Background: an optimization exercise with open tools, aiming at small area. Do not read the settings as production practice. Where RTL was checked, it was by simulation tests only, not by an equivalence proof against the original. Some runs may be left out. An edit can pass the tests and still lose a function that they never use. Function not checked in runs 2 to 7: the RTL went through the layout flow alone.

==> flow/design.v <==
module fir(
    input clk,
    input rst,
    input signed [15:0] x_in,
    output reg signed [31:0] y_out
);
    parameter N = 17;
    reg signed [15:0] coeffs [0:N-1];
    reg signed [15:0] shift_reg [0:N-1];
    integer i;
    reg signed [31:0] acc;
    initial begin
        $readmemh("fir_coeffs.hex", coeffs);
    end
    always @(posedge clk or posedge rst) begin
        if (rst) begin
            for (i = 0; i < N; i = i + 1)
                shift_reg[i] <= 16'd0;
            y_out <= 32'd0;
        end else begin
            for (i = N-1; i > 0; i = i - 1)
                shift_reg[i] <= shift_reg[i-1];
            shift_reg[0] <= x_in;
            acc = 0;
            for (i = 0; i < N; i = i + 1)
                acc = acc + $signed(shift_reg[i]) * $signed(coeffs[i]);
            y_out <= acc;
        end
    end
endmodule
==> flow/fir_coeffs.hex <==
0000
053D
FB52
FCF6
09ED
FAF0
F1F7
24AD
4DF3
24AD
F1F7
FAF0
09ED
FCF6
FB52
053D
0000
==> flow/run.sh <==
#!/bin/bash
# synth_recipe.tcl (not shown) runs the flow's synth.tcl, then flattens the netlist and writes it again
# the make line also repeats each setting of config.mk as NAME=value (left out here)
make -C /OpenROAD-flow-scripts/flow DESIGN_CONFIG=/design/flow/config.mk WORK_HOME=/design/flow/orfs CLKGATE_MAP_FILE= SYNTH_SCRIPT=/design/flow/synth_recipe.tcl finish
==> flow/config.mk <==
export PLATFORM = sky130hd
export DESIGN_NAME = fir
export DESIGN_NICKNAME = fir
export VERILOG_FILES = /design/flow/design.v
export SDC_FILE = /design/flow/constraint.sdc
export NUM_CORES = 4
export LEC_CHECK = 0
export CAP_MARGIN = 20
export CORE_MARGIN = 2
export CORE_UTILIZATION = 40
export PLACE_DENSITY = 0.6
export SLEW_MARGIN = 20
==> flow/constraint.sdc <==
create_clock -name core_clock -period 12.0 [get_ports {clk}]
set_input_delay 2.4000 -clock core_clock [delete_from_list [all_inputs] [get_ports {clk}]]
set_output_delay 2.4000 -clock core_clock [all_outputs]
set_load 0.01 [all_outputs]
Run 1, cell area per tile:
Bar = 100 µm. The die is cut into 24 by 24 equal tiles; dark purple is low, yellow is high, 0 to 100% covered.
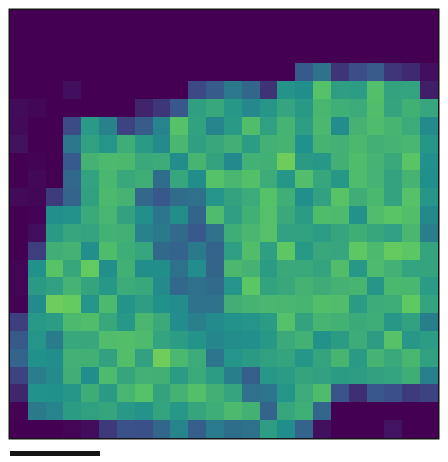
The densest ninth of the die: middle right. The mean over all tiles is 40%. 24% of the tiles are nearly empty. The fullest tile reaches 78%. 1.0% of the tiles are over 75% full.

Run 1, pin placement:
Pins as bars across the die edge, other pins in gray.
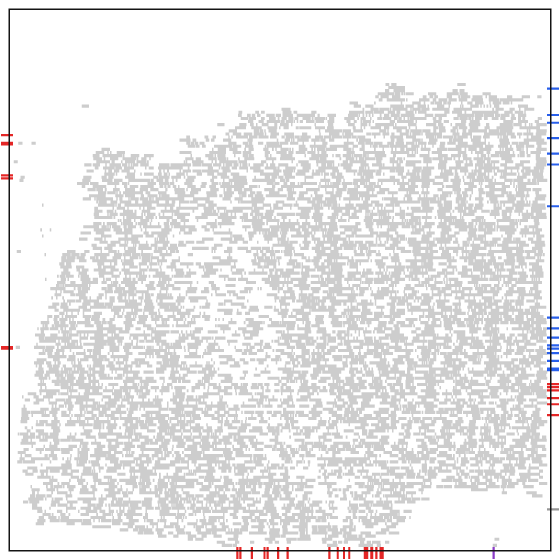
Key: x_in = blue [pins 16, direction input, edge right]; rst = purple [pins 1, direction input, edge bottom]; y_out = red [pins 32, direction output, edge 19 bottom, 7 left, 6 right]
All pins by edge: 23 right, 20 bottom, 7 left.

Run 1, the whole layout, all layers:
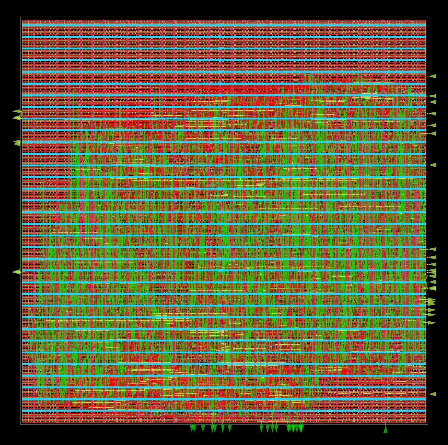
Core Util, Final: 43.1%
die width: 475 µm
fin cells: 10900
Placement Rows: 172

Run 1, metal 1:
Supply wires on this layer in gray.
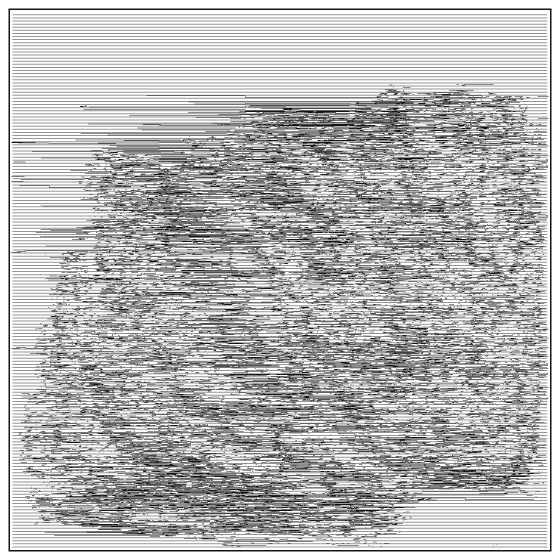
The longest straight run is 231 µm. 11174 nets have wire on it.

==> results.yml, run 1 <==
outcome:
  status: "complete, no violations"
clock_tree:
  clkLatencyLatePin_ns: 0.69
  cts.htree.levels: 2
  cts_hold_buf: 0
  clock_sinks: 288
  clk_path_buf_depth: 3
  clk_pin_slew_worst_paths_ns: 0.06
  cts-resized-gates: 0
  post_cts_buffers: 0
  root_buffer: "clkbuf_16"
  cts_buffers: 46
  tritoncts: "done"
final_layout:
  layout-drive-gt1-share_pct: 2.01
  fillerInstances: 20800
  design.seq.count: 288
  finalInstanceArea_um2: 94800
  dominant-cell-class: "multi-input combinational cells"
  inverters: 3252
  n_all_buffers: 93
  clock_area_share_pct: 1.68
  multi_input_gates: 4247
  final_common_cell: "inv_1"
  syn_to_final_growth_pct: 6.88
  multi_input_area_share_pct: 73.0
  nClkBuffers: 64
  n_antenna_cell: 2
  seq_area_share_pct: 7.61
  final_cell_mix: "inv_1, fa_1, ha_1, dfrtp_1, xnor2_1"
  regArea_um2: 7210
  multi_input_comb_area_um2: 69200
  fin_nets: 11800
  final-nonclk-buf-share_pct: 0.879
  largest_reg_flops: 256
floorplan:
  core_area_um2: 220000
  ios: 50
  n_tap_cell: 2958
  start_util_pct: 40.3
  die_area_um2: 225000
setup_path:
  cp-end-kind: "flop"
  crit_family: "adder cells"
  crit_fanout: 10
  worstReg2RegEnd: "y_out[31]"
  critPathArrivalTime_ns: 11.54
  r2r_start: "shift_reg[10][10]"
  r2r_cells: 32
  ff2ff_setup_slack_ns: 1.03
  required_ns: 12.57
  crit_cells: 32
  setup.worst_path.start: "shift_reg[10][10]"
  cpPeakStageDelay_ns: 0.71
  path_common_cell: "fa_1"
  crit_end: "y_out[31]"
  critPathKind: "reg -> reg"
  startpoint_type: "flop"
  path_buf_inv: 9
  crit_path_top_delay_cell: "dfrtp_1"
drt:
  first_iter_violations: 2524
  vias: 50300
  wirelength_met1_um: 105000
  dr_wl_met2_um: 126000
  highest_layer: "met4"
  dr.pass1.iters: 7
  wl_per_cell_um: 22.8
  viasPerCell: 4.61
  wl_um: 250000
  drc: 0
  ant_nets: 0
  route.met3.wl_um: 9170
placed_design:
  place_inst: 10800
  globalplace.congestion: 0.928
  dp_slack_ns: 1.14
  dp_hpwl_um: 229000
  port-buffer-count: 49
  post_dp_cell_area_um2: 93200
synthesis:
  synthSimpleGateAreaFrac_pct: 0.443
  synth_area_um2: 88700
  synthFlopType: "dfrtp_1"
  synth_compound_area_share_pct: 0.796
  synth_seq_area_share_pct: 8.13
  ys_seq_elements: 288
  synth_top_family_by_area: "adder cells"
  synthTopCellsByArea: "fa_1, ha_1, inv_1, dfrtp_1, xnor2_1"
  yosys.area.top_type_share_pct: 54.1
  synth.distinct_cells: 46
  syn_nets: 11700
  yosysMostFrequentCell: "inv_1"
  syn_inst: 7800
  synth_commonest_cells: "inv_1, fa_1, ha_1"
  synth_edf_count: 0
  yosysWarnings: 2
  synthArstFlopShare_pct: 100
  synth_xor_xnor_area_share_pct: 1.99
  syn_area_per_cell_um2: 11.4
  synth_top_cell_by_area: "fa_1"
  synthAdderAreaFrac_pct: 74.6
  synth_mux_area_share_pct: 0.182
global_route:
  grt_pass1_wl_um: 383000
  gr-usage-met3_pct: 2.43
  antenna_found_initial: 4
  grt_util_met2_pct: 40.9
  grt_remaining_overflow: 0
  grt_pass1_vias: 60400
  grt.busiest_layer: "met2"
  grt_max_degree: 120
  grt_use_total_pct: 23.4
  grt_util_met1_pct: 30.5
worst_hold_path:
  min_to: "shift_reg[1][7]"
  hold_path_class: "reg -> reg"
  whs_path_depth: 0
  min_from: "shift_reg[0][7]"
sta:
  slew_viol_final: 0
  post-route-min-period_ns: 10.97
  fmax_ghz: 0.0912
  tightest_slew_ns: 1.04
  max_slew_margin_pct: 30.6
  final-setup-viol-count: 0
  worst_slack_ns: 1.03
  hold_viol: 0
  skew_ns: 0.0435
  tns_ns: 0
  rsz0062_at_grt: "no"
  fin_hold_ws_ns: 0.352
  post-route-period-util_pct: 91.4
job:
  drv_cap: 0
==> run 2: too many edits to list; what changed since run 1 <==
flow/design.v: 30 -> 1307 lines; modules unchanged: 0
  fir: edited, 30 -> 1295 lines
  fa: new, 4 lines
  ha: new, 4 lines
  hn: new, 4 lines
==> module fa as of run 2 <==
module fa(input a, input b, input c, output s, output co);
    assign s = a ^ b ^ c;
    assign co = (a & b) | (c & (a | b));
endmodule
==> module ha as of run 2 <==
module ha(input a, input b, output s, output co);
    assign s = a ^ b;
    assign co = a & b;
endmodule
==> module hn as of run 2 <==
module hn(input a, input b, output s, output co);
    assign s = a ^ b;
    assign co = ~(a | b);
endmodule
--- a/flow/config.mk
+++ b/flow/config.mk
@@ -8,5 +8,10 @@
 export CAP_MARGIN = 20
 export CORE_MARGIN = 2
-export CORE_UTILIZATION = 40
-export PLACE_DENSITY = 0.6
+export CORE_UTILIZATION = 60
+export CTS_BUF_LIST = sky130_fd_sc_hd__clkbuf_8
+export CTS_CLUSTER_DIAMETER = 80
+export CTS_CLUSTER_SIZE = 20
+export PLACE_DENSITY = 0.75
 export SLEW_MARGIN = 20
+export SYNTH_HIERARCHICAL = 1
+export SYNTH_MINIMUM_KEEP_SIZE = 0
removed: flow/fir_coeffs.hex
==> run 2 against run 1 <==
  * Still clean
  * Fmax shrank 5.4%
  * Flip-flop and latch count is the same
  * Hold slack gained 0.0040 ns
  * Global-route usage grew 3.6 points
  * Register-to-register slack lost 0.63 ns
  * Critical path type unchanged
==> results.yml, run 2 <==
outcome:
  status: "complete, no violations"
synthesis:
  synthArstFlopShare_pct: 100
  synthFlopType: "dfrtp_1"
  yosysMostFrequentCell: "fa_1"
  synthAdderAreaFrac_pct: 60.6
  syn_nets: 1707
  synth_area_um2: 20200
  synth_top_cell_by_area: "fa_1"
  syn_inst: 1062
  synth_commonest_cells: "fa_1, dfrtp_1, inv_1"
  synthTopCellsByArea: "fa_1, dfrtp_1, ha_1, dfstp_2, inv_1"
  synth_compound_area_share_pct: 0.813
  yosysWarnings: 7
  synth_edf_count: 0
  yosys.area.top_type_share_pct: 57.9
  synth_xor_xnor_area_share_pct: 0.651
  synthSimpleGateAreaFrac_pct: 0.447
  ys_seq_elements: 288
  synth.distinct_cells: 27
  synth_seq_area_share_pct: 35.8
  synth_top_family_by_area: "adder cells"
  synth_mux_area_share_pct: 0
  syn_area_per_cell_um2: 19.0
sta:
  fmax_ghz: 0.0862
  final-setup-viol-count: 0
  skew_ns: 0.0236
  rsz0062_at_grt: "no"
  tns_ns: 0
  post-route-min-period_ns: 11.60
  post-route-period-util_pct: 96.7
  worst_slack_ns: 0.401
  max_slew_margin_pct: 37.0
  hold_viol: 0
  slew_viol_final: 0
  tightest_slew_ns: 0.945
  fin_hold_ws_ns: 0.356
setup_path:
  crit_cells: 29
  cpPeakStageDelay_ns: 0.66
  cp-end-kind: "flop"
  path_buf_inv: 1
  critPathArrivalTime_ns: 12.07
  crit_end: "y_out[25]"
  r2r_cells: 29
  required_ns: 12.47
  critPathKind: "reg -> reg"
  startpoint_type: "flop"
  worstReg2RegEnd: "y_out[25]"
  ff2ff_setup_slack_ns: 0.40
  setup.worst_path.start: "r9[0]"
  crit_fanout: 4
  path_common_cell: "fa_1"
  crit_family: "adder cells"
  r2r_start: "r9[0]"
  crit_path_top_delay_cell: "fa_1"
drt:
  vias: 8912
  ant_nets: 0
  first_iter_violations: 710
  viasPerCell: 5.61
  route.met3.wl_um: 3780
  wirelength_met1_um: 20000
  highest_layer: "met4"
  dr_wl_met2_um: 19000
  dr.pass1.iters: 5
  wl_um: 43400
  wl_per_cell_um: 27.3
  drc: 0
global_route:
  grt_pass1_vias: 11000
  grt_use_total_pct: 27.0
  grt_util_met1_pct: 43.9
  gr-usage-met3_pct: 8.18
  antenna_found_initial: 0
  grt_max_degree: 147
  grt.busiest_layer: "met1"
  grt_util_met2_pct: 37.5
  grt_pass1_wl_um: 66800
  grt_remaining_overflow: 0
worst_hold_path:
  hold_path_class: "reg -> reg"
  min_to: "r1[4]"
  whs_path_depth: 0
  min_from: "r0[4]"
final_layout:
  final_cell_mix: "fa_1, dfrtp_1, inv_1, clkdlybuf4s50_1, ha_1"
  n_antenna_cell: 0
  fillerInstances: 2327
  dominant-cell-class: "multi-input combinational cells"
  n_all_buffers: 51
  nClkBuffers: 19
  design.seq.count: 288
  multi_input_comb_area_um2: 12600
  regArea_um2: 7230
  layout-drive-gt1-share_pct: 4.38
  final-nonclk-buf-share_pct: 2.34
  final_common_cell: "fa_1"
  syn_to_final_growth_pct: 6.92
  multi_input_area_share_pct: 58.5
  fin_nets: 1779
  fin_util_pct: 64.8
  largest_reg_flops: 32
  inverters: 90
  clock_area_share_pct: 1.50
  seq_area_share_pct: 33.5
  multi_input_gates: 684
floorplan:
  core_area_um2: 33300
  ios: 50
  die_h_um: 187
  n_tap_cell: 448
  start_util_pct: 60.6
  die_x_um: 187
clock_tree:
  tritoncts: "done"
  clk_pin_slew_worst_paths_ns: 0.12
  clock_sinks: 288
  post_cts_buffers: 0
  cts-resized-gates: 0
  clk_path_buf_depth: 3
  cts_buffers: 19
  clkLatencyLatePin_ns: 0.58
  cts.htree.levels: 1
  root_buffer: "clkbuf_8"
  cts_hold_buf: 0
job:
  drv_cap: 0
placed_design:
  place_inst: 1561
  globalplace.congestion: 0.914
  dp_slack_ns: 0.426
  dp_hpwl_um: 38300
  port-buffer-count: 49
  post_dp_cell_area_um2: 21200
Run 2, the whole layout, all layers:
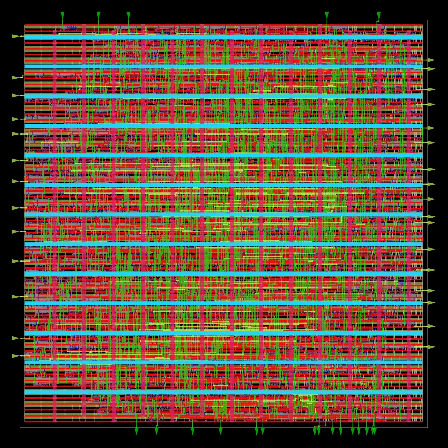
fin cells: 1589
Layout Cell Area excl Fill: 21600 µm²
Placement Rows: 67
Die Area: 35100 µm²

Run 2, metal 1:
Supply wires on this layer in gray.
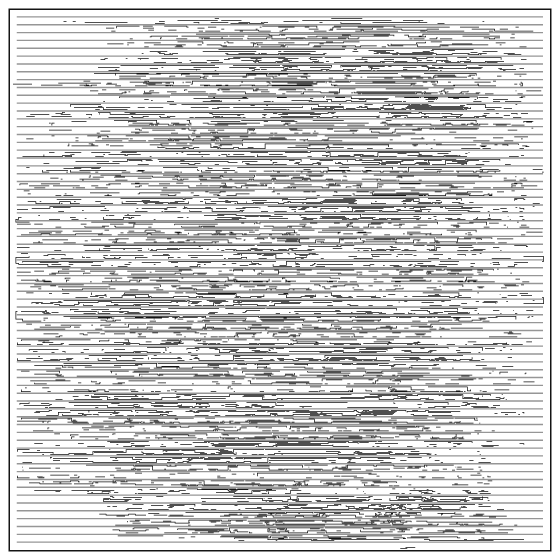
The longest straight run is 87.9 µm. The wires run mostly horizontal. The layer holds 46% of the routed length. 1641 nets have wire on it.

Run 2, wire density map:
Bar = 50 µm. The die is cut into 37 by 37 equal tiles; dark purple is low, yellow is high, scaled to the fullest tile. Values are wire area over tile area, all layers added.
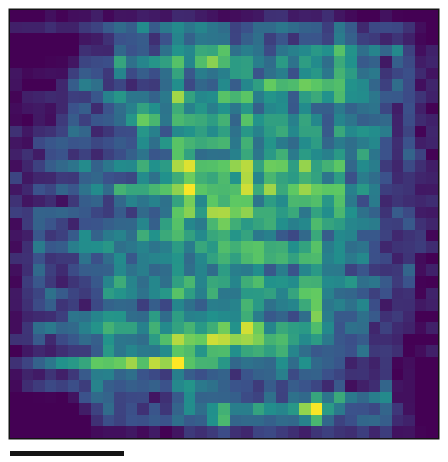
The densest ninth of the die: center. The mean over all tiles is 0.20. 6.8% of the tiles are nearly empty. The emptiest ninth of the die: upper left. The fullest tile reaches 0.59.

==> run 3: changes to the inputs <==
--- a/flow/config.mk
+++ b/flow/config.mk
@@ -10,6 +10,6 @@
 export CORE_UTILIZATION = 60
 export CTS_BUF_LIST = sky130_fd_sc_hd__clkbuf_8
-export CTS_CLUSTER_DIAMETER = 80
-export CTS_CLUSTER_SIZE = 20
+export CTS_CLUSTER_DIAMETER = 70
+export CTS_CLUSTER_SIZE = 18
 export PLACE_DENSITY = 0.75
 export SLEW_MARGIN = 20
==> run 3 against run 2 <==
  * Still clean
  * Register-to-register slack gained 0.02 ns
  * Fmax grew 0.21%
  * Non-clock buffer count is the same
  * Highest routed layer unchanged
  * Worst setup slack gained 0.024 ns
  * Synthesized area is the same
  * Largest cell class unchanged
  * Global-route usage is essentially flat
  * Wire length is the same
  * Final area grew 0.40%
  * Hold slack lost 0.019 ns
  * Clock-buffer cell count grew 3
==> results.yml, run 3 <==
sta:
  fin_hold_ws_ns: 0.337
  post-route-min-period_ns: 11.57
  final-setup-viol-count: 0
  max_slew_margin_pct: 36.5
  tightest_slew_ns: 0.952
  post-route-period-util_pct: 96.5
  worst_slack_ns: 0.426
  slew_viol_final: 0
  skew_ns: 0.0654
  hold_viol: 0
  rsz0062_at_grt: "no"
  fmax_ghz: 0.0864
  tns_ns: 0
worst_hold_path:
  whs_path_depth: 0
  hold_path_class: "reg -> reg"
  min_from: "r11[0]"
  min_to: "r12[0]"
synthesis:
  synth_top_cell_by_area: "fa_1"
  synthTopCellsByArea: "fa_1, dfrtp_1, ha_1, dfstp_2, inv_1"
  synth_xor_xnor_area_share_pct: 0.651
  yosysWarnings: 7
  syn_area_per_cell_um2: 19.0
  synth_compound_area_share_pct: 0.813
  synthSimpleGateAreaFrac_pct: 0.447
  ys_seq_elements: 288
  synthFlopType: "dfrtp_1"
  synth_commonest_cells: "fa_1, dfrtp_1, inv_1"
  synthArstFlopShare_pct: 100
  synth.distinct_cells: 27
  synthAdderAreaFrac_pct: 60.6
  synth_edf_count: 0
  synth_mux_area_share_pct: 0
  synth_area_um2: 20200
  syn_inst: 1062
  yosysMostFrequentCell: "fa_1"
  synth_top_family_by_area: "adder cells"
  yosys.area.top_type_share_pct: 57.9
  synth_seq_area_share_pct: 35.8
  syn_nets: 1707
setup_path:
  path_common_cell: "fa_1"
  crit_fanout: 4
  required_ns: 12.51
  cpPeakStageDelay_ns: 0.57
  r2r_start: "r9[0]"
  critPathArrivalTime_ns: 12.09
  path_buf_inv: 1
  worstReg2RegEnd: "y_out[31]"
  crit_path_top_delay_cell: "fa_1"
  critPathKind: "reg -> reg"
  ff2ff_setup_slack_ns: 0.43
  r2r_cells: 30
  cp-end-kind: "flop"
  crit_cells: 30
  crit_end: "y_out[31]"
  setup.worst_path.start: "r9[0]"
  startpoint_type: "flop"
  crit_family: "adder cells"
final_layout:
  multi_input_area_share_pct: 58.2
  final-nonclk-buf-share_pct: 2.33
  design.seq.count: 288
  final_cell_mix: "fa_1, dfrtp_1, inv_1, clkdlybuf4s50_1, ha_1"
  inverters: 90
  n_antenna_cell: 0
  nClkBuffers: 22
  fin_util_pct: 65.1
  dominant-cell-class: "multi-input combinational cells"
  n_all_buffers: 51
  multi_input_gates: 684
  seq_area_share_pct: 33.4
  fin_nets: 1782
  fin_cells: 1591
  layout-drive-gt1-share_pct: 4.90
  final_common_cell: "fa_1"
  syn_to_final_growth_pct: 7.35
  fillerInstances: 2321
  finalInstanceArea_um2: 21700
  regArea_um2: 7230
  clock_area_share_pct: 1.89
  multi_input_comb_area_um2: 12600
  largest_reg_flops: 32
drt:
  wirelength_met1_um: 19500
  highest_layer: "met4"
  vias: 8973
  first_iter_violations: 673
  ant_nets: 0
  viasPerCell: 5.64
  route.met3.wl_um: 4030
  drc: 0
  wl_per_cell_um: 27.3
  dr.pass1.iters: 5
  wl_um: 43400
  dr_wl_met2_um: 19100
outcome:
  status: "complete, no violations"
global_route:
  grt_remaining_overflow: 0
  grt_max_degree: 147
  antenna_found_initial: 0
  grt_use_total_pct: 27.0
  grt_pass1_wl_um: 66700
  grt_util_met2_pct: 37.6
  gr-usage-met3_pct: 8.65
  grt_util_met1_pct: 43.4
  grt_pass1_vias: 11100
  grt.busiest_layer: "met1"
clock_tree:
  root_buffer: "clkbuf_8"
  cts_hold_buf: 0
  cts_buffers: 22
  cts.htree.levels: 1
  clk_path_buf_depth: 3
  tritoncts: "done"
  post_cts_buffers: 0
  clkLatencyLatePin_ns: 0.62
  clk_pin_slew_worst_paths_ns: 0.11
  cts-resized-gates: 0
  clock_sinks: 288
placed_design:
  port-buffer-count: 49
  globalplace.congestion: 0.914
  dp_slack_ns: 0.426
  post_dp_cell_area_um2: 21200
  dp_hpwl_um: 38300
  place_inst: 1561
floorplan:
  start_util_pct: 60.6
  die_x_um: 187
  n_tap_cell: 448
  ios: 50
  die_h_um: 187
  die_area_um2: 35100
  rows: 67
  core_area_um2: 33300
job:
  drv_cap: 0
Run 3, wire density map:
Bar = 50 µm. The die is cut into 37 by 37 equal tiles; dark purple is low, yellow is high, scaled to the fullest tile. Values are wire area over tile area, all layers added.
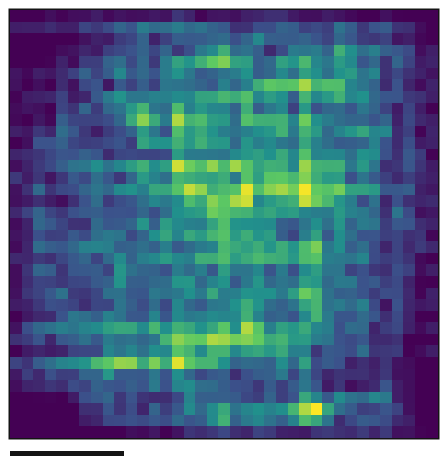
The densest ninth of the die: center. The fullest tile reaches 0.62. 6.7% of the tiles are nearly empty. The mean over all tiles is 0.20.

Run 3, metal 1:
Supply wires on this layer in gray.
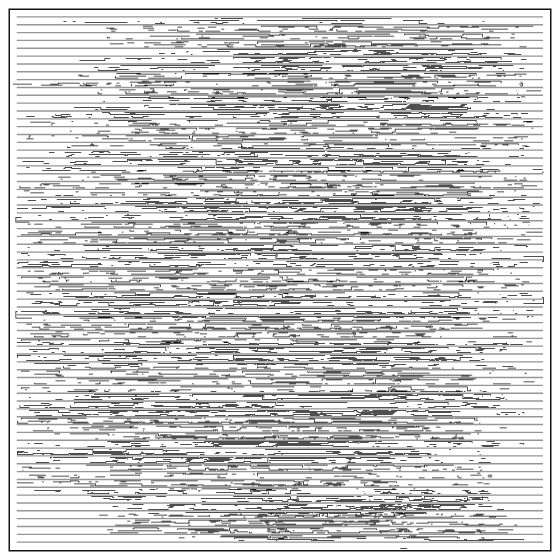
The layer carries 19500 µm of wire. The longest straight run is 87.9 µm. The wires run mostly horizontal. The layer holds 45% of the routed length. 1652 nets have wire on it.

Run 3, cell area per tile:
Bar = 50 µm. The die is cut into 19 by 19 equal tiles; dark purple is low, yellow is high, 0 to 100% covered.
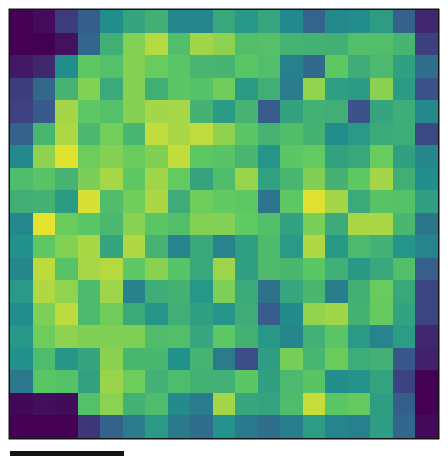
The fullest tile reaches 96%. 2.2% of the tiles are nearly empty. The mean over all tiles is 60%. The densest ninth of the die: middle left. 24% of the tiles are over 75% full.

==> run 4: changes to the inputs <==
--- a/flow/config.mk
+++ b/flow/config.mk
@@ -10,6 +10,6 @@
 export CORE_UTILIZATION = 60
 export CTS_BUF_LIST = sky130_fd_sc_hd__clkbuf_8
-export CTS_CLUSTER_DIAMETER = 70
-export CTS_CLUSTER_SIZE = 18
+export CTS_CLUSTER_DIAMETER = 60
+export CTS_CLUSTER_SIZE = 16
 export PLACE_DENSITY = 0.75
 export SLEW_MARGIN = 20
==> run 4 against run 3 <==
  * Utilization is 0.25 points higher
  * Highest routed layer unchanged
  * First-iteration DRC count fell by 0.74%
  * Via count decreased by 0.23%
  * Largest cell class unchanged
  * Flip-flop and latch count is the same
  * Critical path depth unchanged
  * Critical endpoint is now y_out[30]
  * Synthesized area unchanged
  * Synthesized cell count unchanged
  * Critical path type unchanged
  * Global-route usage grew 0.084 points
  * Wire length up 0.38%
==> results.yml, run 4 <==
outcome:
  status: "complete, no violations"
clock_tree:
  clk_path_buf_depth: 3
  cts.htree.levels: 1
  post_cts_buffers: 0
  clk_pin_slew_worst_paths_ns: 0.10
  clock_sinks: 288
  clkLatencyLatePin_ns: 0.62
  cts_buffers: 25
  tritoncts: "done"
  root_buffer: "clkbuf_8"
  cts_hold_buf: 0
sta:
  tns_ns: 0
  final-setup-viol-count: 0
  max_slew_margin_pct: 35.9
  slew_viol_final: 0
  post-route-min-period_ns: 11.58
  worst_slack_ns: 0.415
drt:
  first_iter_violations: 668
  drc: 0
  dr.pass1.iters: 5
  ant_nets: 0
  highest_layer: "met4"
  dr_wl_met2_um: 19000
  wl_um: 43600
setup_path:
  critPathKind: "reg -> reg"
  critPathArrivalTime_ns: 12.07
  worstReg2RegEnd: "y_out[30]"
  ff2ff_setup_slack_ns: 0.42
  cpPeakStageDelay_ns: 0.67
  r2r_start: "r9[0]"
  startpoint_type: "flop"
  r2r_cells: 30
  crit_path_top_delay_cell: "fa_1"
  crit_end: "y_out[30]"
  required_ns: 12.49
synthesis:
  synth_area_um2: 20200
  syn_inst: 1062
  synth_mux_area_share_pct: 0
  synthSimpleGateAreaFrac_pct: 0.447
  synth_top_family_by_area: "adder cells"
  synth_xor_xnor_area_share_pct: 0.651
  synth_edf_count: 0
  synth_top_cell_by_area: "fa_1"
  synthFlopType: "dfrtp_1"
  synthAdderAreaFrac_pct: 60.6
  synth_compound_area_share_pct: 0.813
  synth_seq_area_share_pct: 35.8
  syn_area_per_cell_um2: 19.0
  synth.distinct_cells: 27
  synthArstFlopShare_pct: 100
  yosys.area.top_type_share_pct: 57.9
  syn_nets: 1707
final_layout:
  clock_area_share_pct: 2.26
  regArea_um2: 7230
  finalInstanceArea_um2: 21700
  design.seq.count: 288
  fillerInstances: 2306
  n_all_buffers: 51
  dominant-cell-class: "multi-input combinational cells"
  largest_reg_flops: 32
  fin_nets: 1785
  multi_input_gates: 684
  nClkBuffers: 25
  layout-drive-gt1-share_pct: 5.40
  final_cell_mix: "fa_1, dfrtp_1, inv_1, clkdlybuf4s50_1, ha_1"
  n_antenna_cell: 0
  seq_area_share_pct: 33.2
worst_hold_path:
  min_to: "r1[14]"
  whs_path_depth: 0
  min_from: "r0[14]"
floorplan:
  rows: 67
  n_tap_cell: 448
  core_area_um2: 33300
  start_util_pct: 60.6
global_route:
  grt_util_met1_pct: 43.6
  grt_pass1_vias: 11100
  grt_use_total_pct: 27.1
  grt.busiest_layer: "met1"
  antenna_found_initial: 0
  grt_remaining_overflow: 0
  grt_util_met2_pct: 37.6
  grt_max_degree: 147
  grt_pass1_wl_um: 66900
placed_design:
  post_dp_cell_area_um2: 21200
  place_inst: 1561
  globalplace.congestion: 0.914
Run 4, pin placement:
Pins as bars across the die edge, other pins in gray.
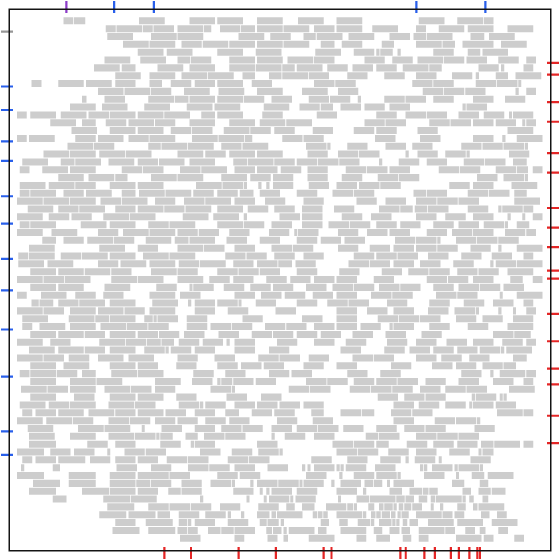
Key: x_in = blue [pins 16, direction input, edge 12 left, 4 top]; rst = purple [pins 1, direction input, edge top]; y_out = red [pins 32, direction output, edge 17 right, 15 bottom]

Run 4, cell area per tile:
Bar = 50 µm. The die is cut into 19 by 19 equal tiles; dark purple is low, yellow is high, 0 to 100% covered.
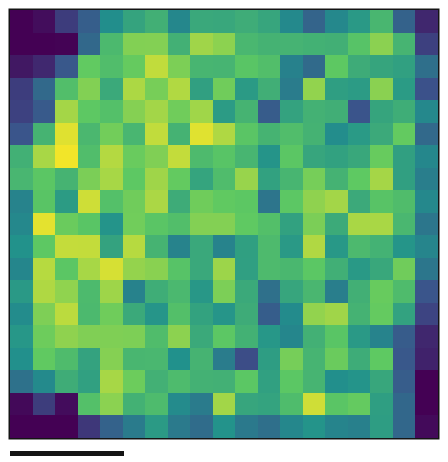
2.5% of the tiles are nearly empty. 27% of the tiles are over 75% full. The fullest tile reaches 98%. The densest ninth of the die: middle left. The mean over all tiles is 60%.

Run 4, metal 1:
Supply wires on this layer in gray.
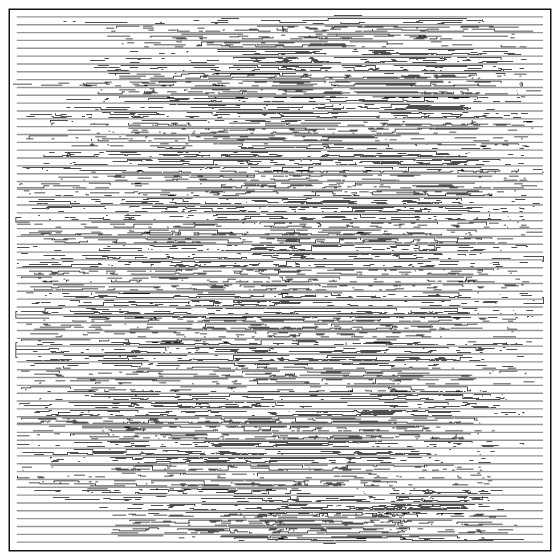
The wires run mostly horizontal. The layer holds 45% of the routed length. The longest straight run is 75.4 µm. 1664 nets have wire on it.

==> run 5: changes to the inputs <==
==> flow/flow/run.sh (new file) <==
#!/bin/bash
# Own flow: the standard layout, except that the port buffers that
# global placement inserts are the smallest buffer cell (buf_1) instead of
# the default choice.  Everything else (synthesis, floorplan, power grid,
# CTS, routing) is the standard flow run through standard.sh.
set -euo pipefail
export BUFFER_PORTS_ARGS="-buffer_cell sky130_fd_sc_hd__buf_1"
bash standard.sh > standard.log 2>&1
==> flow/standard.sh (new file) <==
#!/bin/bash
# synth_recipe.tcl (not shown) runs the flow's synth.tcl, then flattens the netlist and writes it again
# the make line also repeats each setting of config.mk as NAME=value (left out here)
make -C /OpenROAD-flow-scripts/flow DESIGN_CONFIG=/design/flow/config.mk WORK_HOME=/design/flow/orfs CLKGATE_MAP_FILE= SYNTH_SCRIPT=/design/flow/synth_recipe.tcl "${@:-finish}"
--- a/flow/config.mk
+++ b/flow/config.mk
@@ -10,6 +10,6 @@
 export CORE_UTILIZATION = 60
 export CTS_BUF_LIST = sky130_fd_sc_hd__clkbuf_8
-export CTS_CLUSTER_DIAMETER = 60
-export CTS_CLUSTER_SIZE = 16
+export CTS_CLUSTER_DIAMETER = 70
+export CTS_CLUSTER_SIZE = 18
 export PLACE_DENSITY = 0.75
 export SLEW_MARGIN = 20
removed: flow/run.sh
==> run 5 against run 4 <==
  * Fmax is 0.40% lower
  * Synthesized cell count stayed put
  * Clock-buffer cell count is 3 lower
  * Final area is 1.8% lower
  * Final cell count is 0.19% lower
  * Critical path depth stayed put
  * Wire length is 2.1% lower
  * Hold slack better by 0.0055 ns
  * First-iteration DRC count is 13% higher
  * Sequential share of layout area is 0.63 points higher
  * Utilization is 1.2 points lower
==> results.yml, run 5 <==
outcome:
  status: "complete, no violations"
worst_hold_path:
  min_from: "r0[5]"
  whs_path_depth: 0
  hold_path_class: "reg -> reg"
  min_to: "r1[5]"
global_route:
  grt_max_degree: 140
  grt_pass1_wl_um: 66000
  grt_util_met2_pct: 37.6
  grt_use_total_pct: 26.7
  antenna_found_initial: 0
  grt.busiest_layer: "met1"
  grt_util_met1_pct: 42.6
  gr-usage-met3_pct: 8.86
  grt_remaining_overflow: 0
  grt_pass1_vias: 10900
final_layout:
  final-nonclk-buf-share_pct: 0.950
  fillerInstances: 2316
  design.seq.count: 288
  final_common_cell: "fa_1"
  fin_util_pct: 64.1
  n_antenna_cell: 0
  inverters: 90
  final_cell_mix: "fa_1, dfrtp_1, inv_1, buf_1, ha_1"
  clock_area_share_pct: 1.84
  layout-drive-gt1-share_pct: 4.80
  dominant-cell-class: "multi-input combinational cells"
  multi_input_gates: 684
  fin_nets: 1782
  multi_input_comb_area_um2: 12600
  nClkBuffers: 22
  n_all_buffers: 51
  finalInstanceArea_um2: 21300
  seq_area_share_pct: 33.9
  largest_reg_flops: 32
  multi_input_area_share_pct: 59.1
  syn_to_final_growth_pct: 5.77
  regArea_um2: 7230
sta:
  fin_hold_ws_ns: 0.356
  skew_ns: 0.0329
  max_slew_margin_pct: 38.7
  post-route-min-period_ns: 11.63
  slew_viol_final: 0
  fmax_ghz: 0.0860
  tightest_slew_ns: 0.920
  final-setup-viol-count: 0
  worst_slack_ns: 0.369
  tns_ns: 0
  rsz0062_at_grt: "no"
  hold_viol: 0
  post-route-period-util_pct: 96.9
synthesis:
  synth_edf_count: 0
  yosysMostFrequentCell: "fa_1"
  synth_top_family_by_area: "adder cells"
  synth_commonest_cells: "fa_1, dfrtp_1, inv_1"
  synthFlopType: "dfrtp_1"
  synth_mux_area_share_pct: 0
  yosysWarnings: 7
  syn_inst: 1062
  synth_xor_xnor_area_share_pct: 0.651
  synthTopCellsByArea: "fa_1, dfrtp_1, ha_1, dfstp_2, inv_1"
  yosys.area.top_type_share_pct: 57.9
  ys_seq_elements: 288
  synth_top_cell_by_area: "fa_1"
  syn_area_per_cell_um2: 19.0
  synthSimpleGateAreaFrac_pct: 0.447
  synthAdderAreaFrac_pct: 60.6
  synth_seq_area_share_pct: 35.8
  synthArstFlopShare_pct: 100
  syn_nets: 1707
  synth.distinct_cells: 27
  synth_compound_area_share_pct: 0.813
  synth_area_um2: 20200
drt:
  dr_wl_met2_um: 19100
  ant_nets: 0
  vias: 8919
  first_iter_violations: 758
  wl_per_cell_um: 26.8
  highest_layer: "met4"
  route.met3.wl_um: 4140
  viasPerCell: 5.60
  wirelength_met1_um: 18800
  dr.pass1.iters: 5
  drc: 0
floorplan:
  die_area_um2: 35100
  core_area_um2: 33300
  rows: 67
  n_tap_cell: 448
  start_util_pct: 60.6
setup_path:
  r2r_start: "r7[0]"
  setup.worst_path.start: "r7[0]"
  critPathArrivalTime_ns: 12.11
  crit_fanout: 4
  crit_end: "y_out[31]"
  path_buf_inv: 1
  startpoint_type: "flop"
  r2r_cells: 30
  critPathKind: "reg -> reg"
  ff2ff_setup_slack_ns: 0.37
  cp-end-kind: "flop"
  cpPeakStageDelay_ns: 0.74
  crit_path_top_delay_cell: "fa_1"
  worstReg2RegEnd: "y_out[31]"
  path_common_cell: "fa_1"
  crit_cells: 30
  crit_family: "adder cells"
  required_ns: 12.48
clock_tree:
  cts.htree.levels: 1
  root_buffer: "clkbuf_8"
  clock_sinks: 288
  cts_buffers: 22
  clk_path_buf_depth: 3
  cts-resized-gates: 0
  post_cts_buffers: 0
  clkLatencyLatePin_ns: 0.62
  clk_pin_slew_worst_paths_ns: 0.10
  tritoncts: "done"
  cts_hold_buf: 0
placed_design:
  dp_slack_ns: 0.486
  globalplace.congestion: 0.920
  place_inst: 1561
  post_dp_cell_area_um2: 20900
  port-buffer-count: 49
  dp_hpwl_um: 37600
job:
  drv_cap: 0
Run 5, the whole layout, all layers:
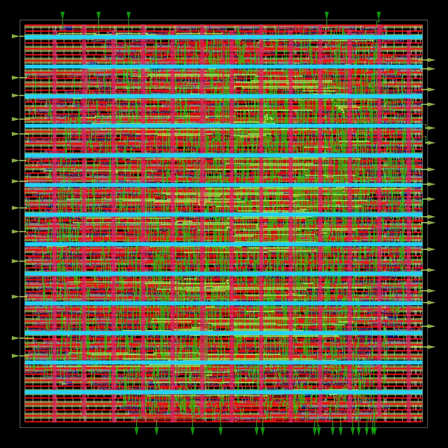
DIE HEIGHT: 187 µm
WL final: 42700 µm
fin cells: 1594
Top Ports: 50
die width: 187 µm

Run 5, cell area per tile:
Bar = 50 µm. The die is cut into 19 by 19 equal tiles; dark purple is low, yellow is high, 0 to 100% covered.
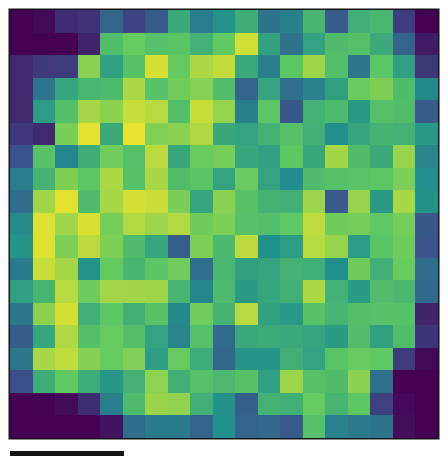
The fullest tile reaches 97%. The mean over all tiles is 59%. The densest ninth of the die: middle left.

Run 5, wire density map:
Bar = 50 µm. The die is cut into 37 by 37 equal tiles; dark purple is low, yellow is high, scaled to the fullest tile. Values are wire area over tile area, all layers added.
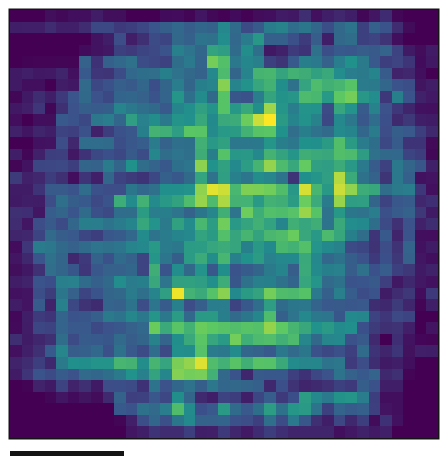
The densest ninth of the die: center. 21% of the tiles are over half the peak. The mean over all tiles is 0.20. 8.0% of the tiles are nearly empty. The emptiest ninth of the die: upper left. The fullest tile reaches 0.62.

## Run 6: large edit since run 5, in outline
flow/design.v: 1307 -> 1341 lines; modules unchanged: 3
  fir: edited, 1295 -> 1329 lines
==> flow/flow/run.sh (replaced) <==
#!/bin/bash
# Own flow: the standard layout (standard.sh) with two changes:
#  - the port buffers that global placement inserts are the smallest buffer
#    cell (buf_1) instead of the default choice;
#  - clock tree synthesis does not add dummy loads.
set -euo pipefail
export BUFFER_PORTS_ARGS="-buffer_cell sky130_fd_sc_hd__buf_1"
export CTS_ARGS="-sink_clustering_enable -repair_clock_nets -sink_clustering_size 18 -sink_clustering_max_diameter 70 -buf_list sky130_fd_sc_hd__clkbuf_8 -dont_use_dummy_load"
bash standard.sh > standard.log 2>&1
==> run 6 against run 5 <==
  * Still clean
  * Synthesized cell count increased by 6.8%
  * Register-to-register slack gained 0.08 ns
  * Sequential share of layout area rose by 0.10 points
  * First-iteration DRC count down 3.2%
  * Via count rose by 4.1%
  * Clock-buffer cell count unchanged
  * Fmax up 0.67%
  * Clock skew up 0.0084 ns
  * Critical path depth grew 1
  * Largest cell class unchanged
==> results.yml, run 6 <==
setup_path:
  required_ns: 12.43
  cp-end-kind: "flop"
  critPathArrivalTime_ns: 11.99
  crit_cells: 31
  worstReg2RegEnd: "y_out[28]"
  crit_path_top_delay_cell: "fa_1"
  setup.worst_path.start: "r7[1]"
  path_common_cell: "fa_1"
  r2r_cells: 31
  crit_end: "y_out[28]"
  path_buf_inv: 4
  r2r_start: "r7[1]"
  crit_family: "adder cells"
  startpoint_type: "flop"
  cpPeakStageDelay_ns: 0.73
  crit_fanout: 3
  critPathKind: "reg -> reg"
  ff2ff_setup_slack_ns: 0.45
final_layout:
  fin_nets: 1840
  inverters: 148
  multi_input_gates: 698
  dominant-cell-class: "multi-input combinational cells"
  seq_area_share_pct: 34.0
  layout-drive-gt1-share_pct: 4.47
  n_antenna_cell: 0
  multi_input_area_share_pct: 58.3
  syn_to_final_growth_pct: 5.35
  final-nonclk-buf-share_pct: 0.988
  design.seq.count: 288
  fillerInstances: 2438
  multi_input_comb_area_um2: 12400
  final_cell_mix: "fa_1, dfrtp_1, inv_1, ha_1, buf_1"
  finalInstanceArea_um2: 21300
  final_common_cell: "fa_1"
  regArea_um2: 7230
  nClkBuffers: 22
  largest_reg_flops: 32
  clock_area_share_pct: 1.42
  n_all_buffers: 52
floorplan:
  start_util_pct: 60.5
  n_tap_cell: 448
  rows: 67
  die_x_um: 187
  die_h_um: 187
  ios: 50
  core_area_um2: 33400
  die_area_um2: 35100
synthesis:
  synth_top_cell_by_area: "fa_1"
  synth_commonest_cells: "fa_1, dfrtp_1, inv_1"
  synth_top_family_by_area: "adder cells"
  synthArstFlopShare_pct: 100
  synthSimpleGateAreaFrac_pct: 0.973
  synth_mux_area_share_pct: 0.0744
  synthFlopType: "dfrtp_1"
  synth.distinct_cells: 39
  synthAdderAreaFrac_pct: 58.5
  synth_edf_count: 0
  ys_seq_elements: 288
  synth_seq_area_share_pct: 35.8
  syn_inst: 1134
  yosysMostFrequentCell: "fa_1"
  synth_xor_xnor_area_share_pct: 0.564
  syn_nets: 1764
  yosys.area.top_type_share_pct: 54.8
  synth_compound_area_share_pct: 1.36
  synth_area_um2: 20200
  syn_area_per_cell_um2: 17.8
  yosysWarnings: 7
  synthTopCellsByArea: "fa_1, dfrtp_1, ha_1, inv_1, dfstp_2"
worst_hold_path:
  min_to: "r10[15]"
  whs_path_depth: 0
  min_from: "r9[15]"
  hold_path_class: "reg -> reg"
sta:
  worst_slack_ns: 0.446
  max_slew_margin_pct: 44.0
  tightest_slew_ns: 0.841
  post-route-min-period_ns: 11.55
  fin_hold_ws_ns: 0.324
  final-setup-viol-count: 0
  hold_viol: 0
  post-route-period-util_pct: 96.3
  slew_viol_final: 0
  rsz0062_at_grt: "no"
  skew_ns: 0.0413
  tns_ns: 0
  fmax_ghz: 0.0866
drt:
  wirelength_met1_um: 19800
  ant_nets: 0
  highest_layer: "met4"
  vias: 9283
  drc: 0
  wl_per_cell_um: 26.1
  first_iter_violations: 734
  viasPerCell: 5.61
  dr_wl_met2_um: 18400
  dr.pass1.iters: 7
  route.met3.wl_um: 4220
clock_tree:
  cts_hold_buf: 0
  cts_buffers: 22
  post_cts_buffers: 0
  clk_path_buf_depth: 3
  clock_sinks: 288
  clk_pin_slew_worst_paths_ns: 0.10
  clkLatencyLatePin_ns: 0.60
  cts.htree.levels: 1
  tritoncts: "done"
  cts-resized-gates: 0
  root_buffer: "clkbuf_8"
global_route:
  grt_use_total_pct: 26.7
  grt_max_degree: 90
  gr-usage-met3_pct: 8.61
  grt_util_met2_pct: 36.1
  grt.busiest_layer: "met1"
  grt_remaining_overflow: 0
  grt_pass1_wl_um: 66200
  grt_pass1_vias: 10900
  grt_util_met1_pct: 43.8
  antenna_found_initial: 0
placed_design:
  globalplace.congestion: 0.947
  place_inst: 1634
  port-buffer-count: 49
  dp_slack_ns: 0.474
  post_dp_cell_area_um2: 21000
  dp_hpwl_um: 38900
job:
  drv_cap: 0
outcome:
  status: "complete, no violations"
Run 6, the whole layout, all layers:
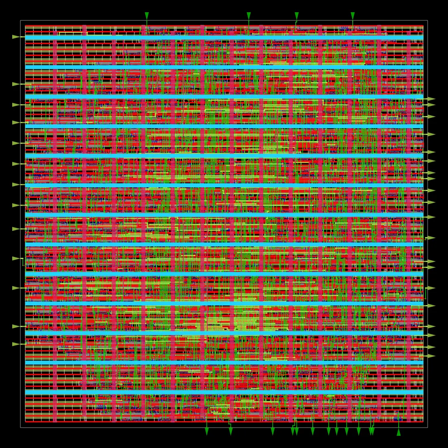
WL final: 43300 µm
fin cells: 1656
Core Util, Final: 63.8%

Run 6, cell area per tile:
Bar = 50 µm. The die is cut into 19 by 19 equal tiles; dark purple is low, yellow is high, 0 to 100% covered.
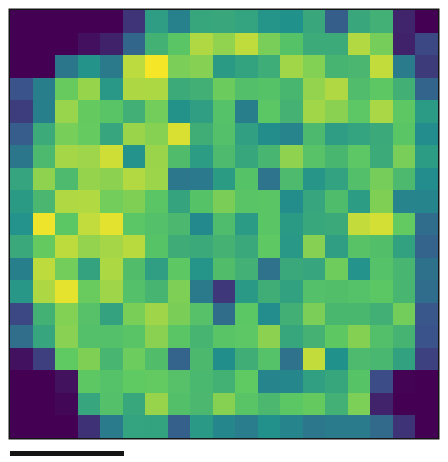
The emptiest ninth of the die: upper left. The mean over all tiles is 59%. 6.6% of the tiles are nearly empty. The fullest tile reaches 99%. 25% of the tiles are over 75% full.

Run 6, metal 1:
Supply wires on this layer in gray.
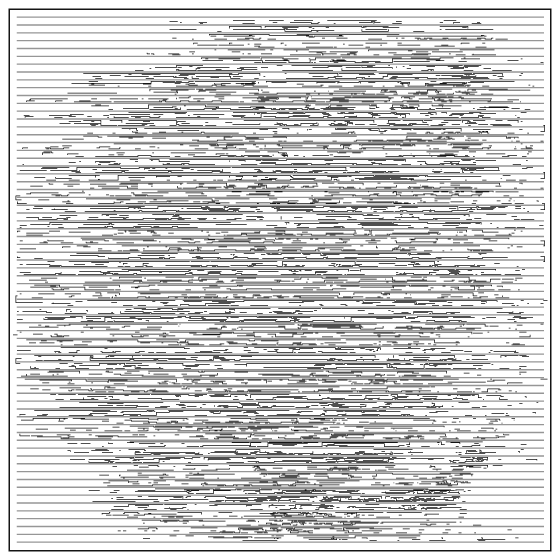
The wires run mostly horizontal. The layer holds 46% of the routed length. 1684 nets have wire on it. The longest straight run is 102 µm. The layer carries 19800 µm of wire.

## Run 7: large edit since run 6, in outline
flow/design.v: 1341 -> 1299 lines; modules unchanged: 3
  fir: edited, 1329 -> 1287 lines
==> run 7 against run 6 <==
  * Wire length shrank 2.8%
  * Fmax shrank 1.0%
  * Non-clock buffer count grew 77
  * Register-to-register slack lost 0.12 ns
  * Highest routed layer unchanged
==> results.yml, run 7 <==
setup_path:
  cp-end-kind: "flop"
  critPathArrivalTime_ns: 12.07
  crit_family: "adder cells"
  crit_path_top_delay_cell: "fa_2"
  worstReg2RegEnd: "y_out[28]"
  crit_cells: 31
  path_common_cell: "fa_2"
  startpoint_type: "flop"
  setup.worst_path.start: "r3[0]"
  r2r_start: "r3[0]"
  ff2ff_setup_slack_ns: 0.33
  r2r_cells: 31
final_layout:
  fillerInstances: 2115
  nClkBuffers: 21
  layout-drive-gt1-share_pct: 18.7
  largest_reg_flops: 32
  regArea_um2: 7230
  finalInstanceArea_um2: 21300
  syn_to_final_growth_pct: 9.71
  n_all_buffers: 129
  fin_nets: 1811
  final_cell_mix: "fa_1, dfrtp_1, inv_1, fa_2, buf_4"
  design.seq.count: 288
  n_antenna_cell: 0
  fin_cells: 1607
  clock_area_share_pct: 1.35
  inverters: 141
  final-nonclk-buf-share_pct: 3.73
  fin_util_pct: 67.3
  multi_input_comb_area_um2: 12000
sta:
  post-route-min-period_ns: 11.67
  skew_ns: 0.0345
  hold_viol: 0
  slew_viol_final: 0
  final-setup-viol-count: 0
  tightest_slew_ns: 0.937
  tns_ns: 0
  fin_hold_ws_ns: 0.343
  rsz0062_at_grt: "yes"
  max_slew_margin_pct: 37.5
drt:
  route.met3.wl_um: 4370
  vias: 8900
  wl_per_cell_um: 26.2
  viasPerCell: 5.54
  dr_wl_met2_um: 18400
  dr.pass1.iters: 4
  drc: 0
placed_design:
  place_inst: 1559
  port-buffer-count: 49
  dp_hpwl_um: 37100
  globalplace.congestion: 0.943
  dp_slack_ns: -0.285
clock_tree:
  cts-resized-gates: 30
  post_cts_buffers: 5
  cts_hold_buf: 0
  clock_sinks: 288
  clk_pin_slew_worst_paths_ns: 0.10
  cts_buffers: 21
  tritoncts: "done"
synthesis:
  syn_area_per_cell_um2: 18.4
  yosysWarnings: 7
  synth_xor_xnor_area_share_pct: 0.405
  yosys.area.top_type_share_pct: 55.6
  synth_seq_area_share_pct: 37.1
  synth_area_um2: 19500
  synthFlopType: "dfrtp_1"
  synth_commonest_cells: "fa_1, dfrtp_1, inv_1"
  synth_edf_count: 0
  synth.distinct_cells: 31
worst_hold_path:
  hold_path_class: "reg -> reg"
  min_to: "r4[15]"
  whs_path_depth: 0
global_route:
  grt_use_total_pct: 27.2
  grt_util_met1_pct: 42.7
  grt_max_degree: 165
  grt_pass1_wl_um: 64300
  grt.busiest_layer: "met1"
floorplan:
  rows: 65
  die_x_um: 184
  ios: 50
job:
  drv_cap: 0
outcome:
  status: "complete, no violations"
Run 7, pin placement:
Pins as bars across the die edge, other pins in gray.
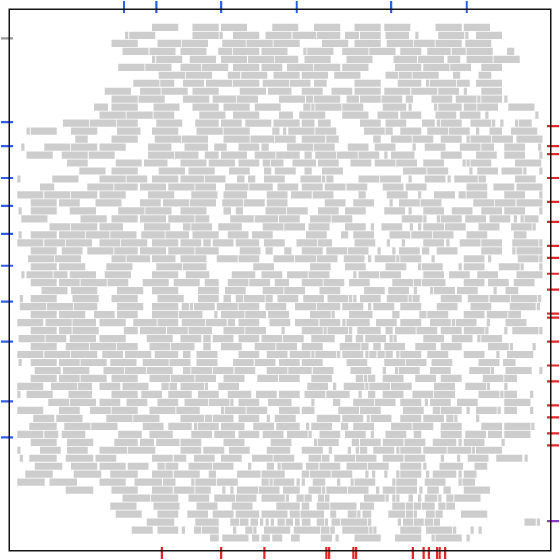
Key: x_in = blue [pins 16, direction input, edge 10 left, 6 top]; y_out = red [pins 32, direction output, edge 19 right, 13 bottom]; rst = purple [pins 1, direction input, edge right]
All pins by edge: 20 right, 13 bottom, 11 left, 6 top.

Run 7, metal 1:
Supply wires on this layer in gray.
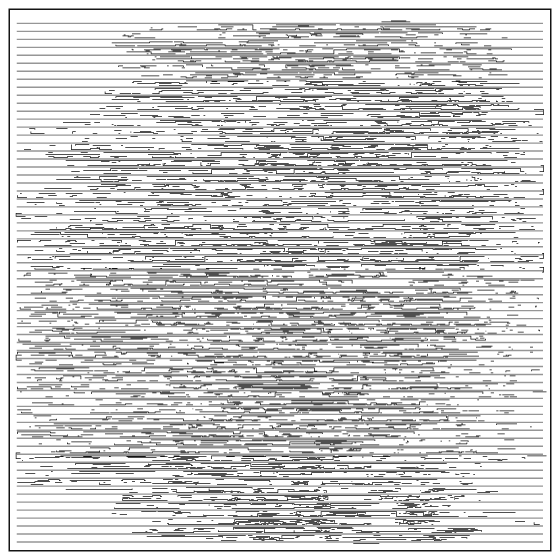
1674 nets have wire on it. The layer holds 44% of the routed length. The wires run mostly horizontal. The layer carries 18600 µm of wire.

Run 7, cell area per tile:
Bar = 50 µm. The die is cut into 18 by 18 equal tiles; dark purple is low, yellow is high, 0 to 100% covered.
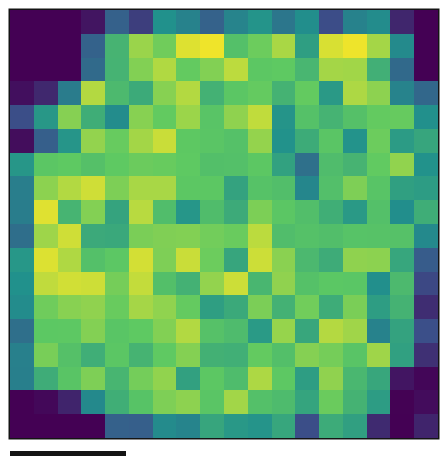
The fullest tile reaches 98%. The emptiest ninth of the die: upper left. The mean over all tiles is 62%. 34% of the tiles are over 75% full. 6.2% of the tiles are nearly empty.

[re-timing with driven ports]
No port has a modelled driver above. Below, the same layouts with a new extraction and two added sets of constraints.
Step 1: set_driving_cell puts a clkbuf_16 on clk and a buf_2 on each other input, an assumption about the parent block.
Step 2 moves the port delays by t, midway between the first and last clock arrival at a register: inputs arrive t later, outputs are due t later. That takes back most of the time a late clock gives input paths.
a / b / c = ideal / step 1 / step 2; a / b = the first two.
run	t, ns	setup WS [ns]	hold WS [ns]	worst register clock-pin slew, ns	pins driven straight from the clock port
run 1	0.746	1.032 / 1.032 / 1.032	0.352 / 0.352 / 0.352	0.07 / 0.07	1
run 2	0.621	0.401 / 0.401 / 0.401	0.356 / 0.356 / 0.356	0.12 / 0.12	1
run 3	0.645	0.426 / 0.426 / 0.426	0.337 / 0.337 / 0.337	0.11 / 0.11	1
run 4	0.652	0.415 / 0.415 / 0.415	0.350 / 0.350 / 0.350	0.10 / 0.10	1
run 5	0.651	0.369 / 0.369 / 0.369	0.356 / 0.356 / 0.356	0.11 / 0.11	1
run 6	0.627	0.446 / 0.446 / 0.446	0.324 / 0.324 / 0.324	0.11 / 0.11	1
run 7	0.594	0.326 / 0.326 / 0.326	0.343 / 0.343 / 0.343	0.11 / 0.11	1
After both steps setup and hold are still met in every run listed.
